This design comes from an exercise in tuning for small area and a short achievable clock period on the open sky130 flow, not from production work. Function was checked by simulation only, so behaviour that the tests miss may differ from the original.

<file path="config.mk">
export PLATFORM = sky130hd
export DESIGN_NAME = FP
export DESIGN_NICKNAME = FP
export VERILOG_FILES = /design/flow/design.v
export SDC_FILE = /design/flow/constraint.sdc
export NUM_CORES = 4
export LEC_CHECK = 0
export CAP_MARGIN = 20
export CORE_MARGIN = 2
export CORE_UTILIZATION = 40
export SLEW_MARGIN = 20
</file>
<file path="constraint.sdc">
create_clock -name core_clock -period 110.0 [get_ports {clk}]
set_input_delay 22.0000 -clock core_clock [delete_from_list [all_inputs] [get_ports {clk}]]
set_output_delay 22.0000 -clock core_clock [all_outputs]
set_load 0.01 [all_outputs]
</file>
<file path="design.v">
`timescale 1ns / 1ps
module FP(
    input [7:0] input1,
    input [7:0] input2,
    input up_btn,
    input mid_btn,
    input down_btn,
    input clk,
    input rst,                
    output reg [6:0] seg,     
    output reg [7:0] result   
);
    localparam SCAN_LAST = 8'd255;  
    reg [20:0] temp_result;
    wire [3:0] digits [7:0];
    reg [7:0] count;
    reg [2:0] digit_index;
    always @(posedge clk) begin
        if (rst) begin
            count <= 0;
            digit_index <= 0;
            seg <= 7'b0000000;
            result <= 8'b0;
        end else begin
            if (count == SCAN_LAST) begin
                count <= 0;
                digit_index <= digit_index + 1;
                if (digit_index == 8)
                    digit_index <= 0;
            end else begin
                count <= count + 1;
            end
            result <= 8'b1 << digit_index;
            case (digits[digit_index])
                4'd0: seg <= 7'b1111110;
                4'd1: seg <= 7'b0110000;
                4'd2: seg <= 7'b1101101;
                4'd3: seg <= 7'b1111001;
                4'd4: seg <= 7'b0110011;
                4'd5: seg <= 7'b1011011;
                4'd6: seg <= 7'b1011111;
                4'd7: seg <= 7'b1110000;
                4'd8: seg <= 7'b1111111;
                4'd9: seg <= 7'b1111011;
                default: seg <= 7'b0000000;
            endcase
        end
    end
    always @(*) begin
        if (up_btn)
            temp_result = input1 + input2;
        else if (mid_btn)
            temp_result = input1 * input2;
        else if (down_btn) begin
            if (input1 > input2)
                temp_result = input1 - input2;
            else
                temp_result = 21'b0;
            end
        else
            temp_result = 21'b0010001001110110;  
    end
    assign digits[0] = temp_result % 10;
    assign digits[1] = (temp_result / 10) % 10;
    assign digits[2] = (temp_result / 100) % 10;
    assign digits[3] = (temp_result / 1000) % 10;
    assign digits[4] = (temp_result / 10000) % 10;
    assign digits[5] = (temp_result / 100000) % 10;
    assign digits[6] = (temp_result / 1000000) % 10;
    assign digits[7] = (temp_result / 10000000) % 10;
endmodule
</file>
<file path="run.sh">
#!/bin/bash
# synth_recipe.tcl (not shown) runs the flow's synth.tcl, then flattens the netlist and writes it again
# the make line also repeats each setting of config.mk as NAME=value (left out here)
make -C /OpenROAD-flow-scripts/flow DESIGN_CONFIG=/design/flow/config.mk WORK_HOME=/design/flow/orfs CLKGATE_MAP_FILE= SYNTH_SCRIPT=/design/flow/synth_recipe.tcl finish
</file>
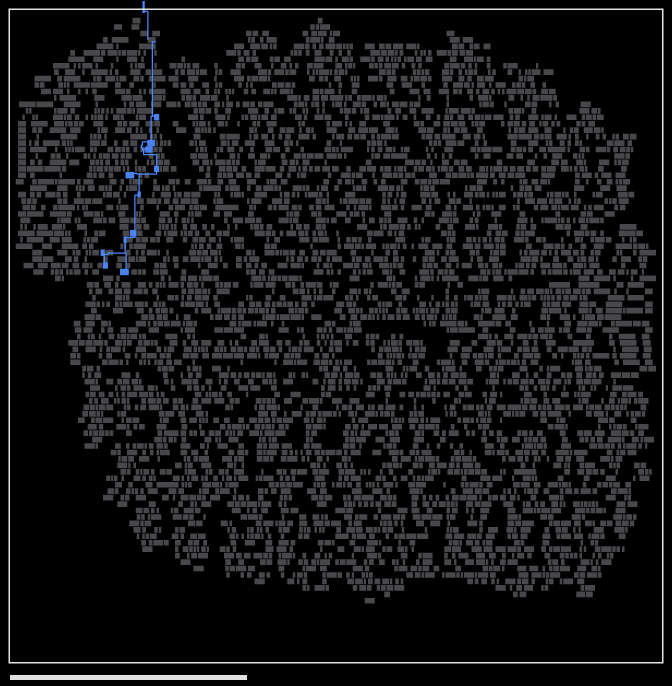
Figure 1: I/O nets highlighted.
Scale bar: 100 um.
port	color	bits	direction	edge	end cells	buffers	wire
mid_btn	blue	1	input	north	12	1	166 um

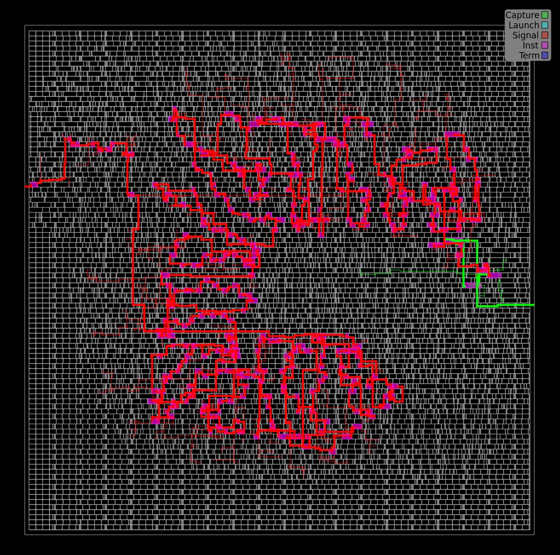
Figure 2: worst path highlighted.
final setup TNS: 0 ns
min Tclk post-route: 98.71 ns
Non-Filler Instances: 5,056

==> results_dict.tcl <==
set metrics [dict create \
    synthMuxAreaShare_pct 4.02 \
    grt-ovfl-total 0 \
    synth_most_common_cell "ha_1" \
    h-tree-depth 1 \
    synthTopCellsByArea "ha_1 (21%), nand2_1 (5.1%), a21oi_1 (5.0%)" \
    drt_iter0_drc 2070 \
    gp_congestion 0.909 \
    dp_cells 5051 \
    post-route-drc-count 0 \
    vias 30500 \
    r2r_slack_ns 18.38 \
    min-delay-start "count[0]" \
    max_stage_delay_ns 0.76 \
    fin_skew_ns 0.00272 \
    worstPathArrival_ns 98.88 \
    fmax_mhz 10.1 \
    portBuffers 35 \
    wl_met3_um 4240 \
    routed_wl_um 90300 \
    synth_top_family_by_area "compound AO/OA/AOI/OAI gates" \
    fin_crit_sh_pct 89.7 \
    met2_wirelength_um 40000 \
    synth-simple-area-share_pct 25.2 \
    grt_pass1_vias 28400 \
    yosys_most_used_dff "dfxtp_1" \
    ys_seq_area_share_pct 1.77 \
    cts_buffers 3 \
    insertion_delay_ns 0.26 \
    cp.required_ns 110.17 \
    ys_warn_count 1 \
    dr.pass1.iters 6 \
    whs_path_depth 1 \
    die-area_um2 75700 \
    critPathSlowestCell "a21o_1" \
    path_delay_family "compound AO/OA/AOI/OAI gates" \
    synth-edff-count 0 \
    hpwl_um 72200 \
    track_usage_pct 23.1 \
    fin_nets 4640 \
    synth_fa_ha_area_share_pct 23.3 \
    syn_area_per_cell_um2 7.15 \
    syn_inst 4112 \
    io_pins 36 \
    core_area_um2 72800 \
    drive_gt1_share_pct 6.37 \
    status "finished clean" \
    clk_pin_slew_ns 0.07 \
    wl_met1_um 43700 \
    drv_cap 0 \
    finalMaxSlewViolations 0 \
    worst_pin_slew_ns 1.08 \
    yosysUniqueCellTypes 140 \
    worstSetupPathType "in2reg" \
    cp_common_cell "o21a_1" \
    path_buf_inv 17 \
    clk_path_buf_depth 2 \
    row_count 99 \
]
## routing by layer
metal	track usage [%]	up-vias
li1	-	15500
met1	32.1	14200
met2	38.6	714
met3	1.68	118
met4	5.55	0
met5	0	-
## how the worst max path moves through the flow
stage	start	to	depth (start not counted)
2_1_floorplan	input2[6]	seg[3]	389
3_3_place_gp	input2[1]	seg[0]	350
3_5_place_dp	input2[1]	seg[3]	346
4_1_cts	input2[1]	seg[3]	346
5_1_grt	input2[1]	seg[0]	349
6_report	input2[6]	seg[3]	346
## kinds of logic (layout without fill, tap and decap cells)
| group | Yosys count | count (layout) |
|---|---|---|
| flip-flops | 26 | 26 |
| XOR/XNOR | 260 | 260 |
| other | 1 | 11 |
| AO/OA/AOI/OAI | 1390 | 1390 |
| adder cells (fa/ha/maj) | 526 | 526 |
| AND/OR/NAND/NOR | 1497 | 1497 |
| multiplexers | 107 | 107 |
| buffers and inverters | 305 | 280 |
## through the flow
step           worst slack [ns]  hold WS, ns  area (um^2)  utilization (%)
6_report                  11.29        0.485        30900             42.4
5_1_grt                    4.71        0.520        30900             42.4
4_1_cts                   12.06        0.487        30900             42.4
3_5_place_dp              11.96        0.469        30800             42.3
3_3_place_gp              13.66        0.466        30800             42.3
2_1_floorplan             17.04        0.441        29400                -
## cells in the final DEF (no fill, tap or decap), types with 26 or more instances in the layout
master and n:
and2_1 89, buf_4 44, nand2b_1 45, o211ai_1 28
nand3_1 70, a211oi_1 49, clkdlybuf4s50_1 35, fa_1 38
inv_1 192, o21ai_0 194, mux2i_1 42, nand2_1 394
o21a_1 193, o31ai_1 137, and3_1 27, nand4_1 62
mux2_2 55, xnor2_1 162, nor2_1 351, or3_1 34
dfxtp_1 26, xor2_1 97, nor3_1 222, a31oi_1 38
nor2b_1 36, a21oi_1 293, a21o_1 120, ha_1 483
## sequential cells by signal (all words and copies together), names as in the netlist
name,count
count,8
digit_index,3
seg,7
result,8
## layout make-up
class                      instances  area, um^2
clock buffer                       4        88.8
fill                            7733       42000
inverter                         196         736
multi-input combinational       3791       27600
sequential                        26         520
tap                              959        1200
timing repair buffer              80         686

-- port drivers added, routing unchanged --
Ports are ideal in the flow. The routed layout listed here was re-timed in OpenROAD. Step 1 assumes that a clkbuf_16 drives the clock port and a buf_2 every other input. Step 2 adds t to the input delays and takes it off the output delays; t is the mean of the earliest and latest rising clock arrival at the registers after step 1. Input paths then give back, and output paths get back, about the clock's delay inside the block. a / b / c = ideal ports / drivers / drivers and shift; a / b = the first two.
t, ns: 0.296
slack for setup (ns): 11.290 / 11.304 / 11.008
worst setup path at the end: input to register
worst register clock-pin slew, ns: 0.07 / 0.07
After both steps setup and hold are still met in this run. For this run, drivers alone change the setup slack by +0.014 ns; drivers and shift together by -0.282 ns.
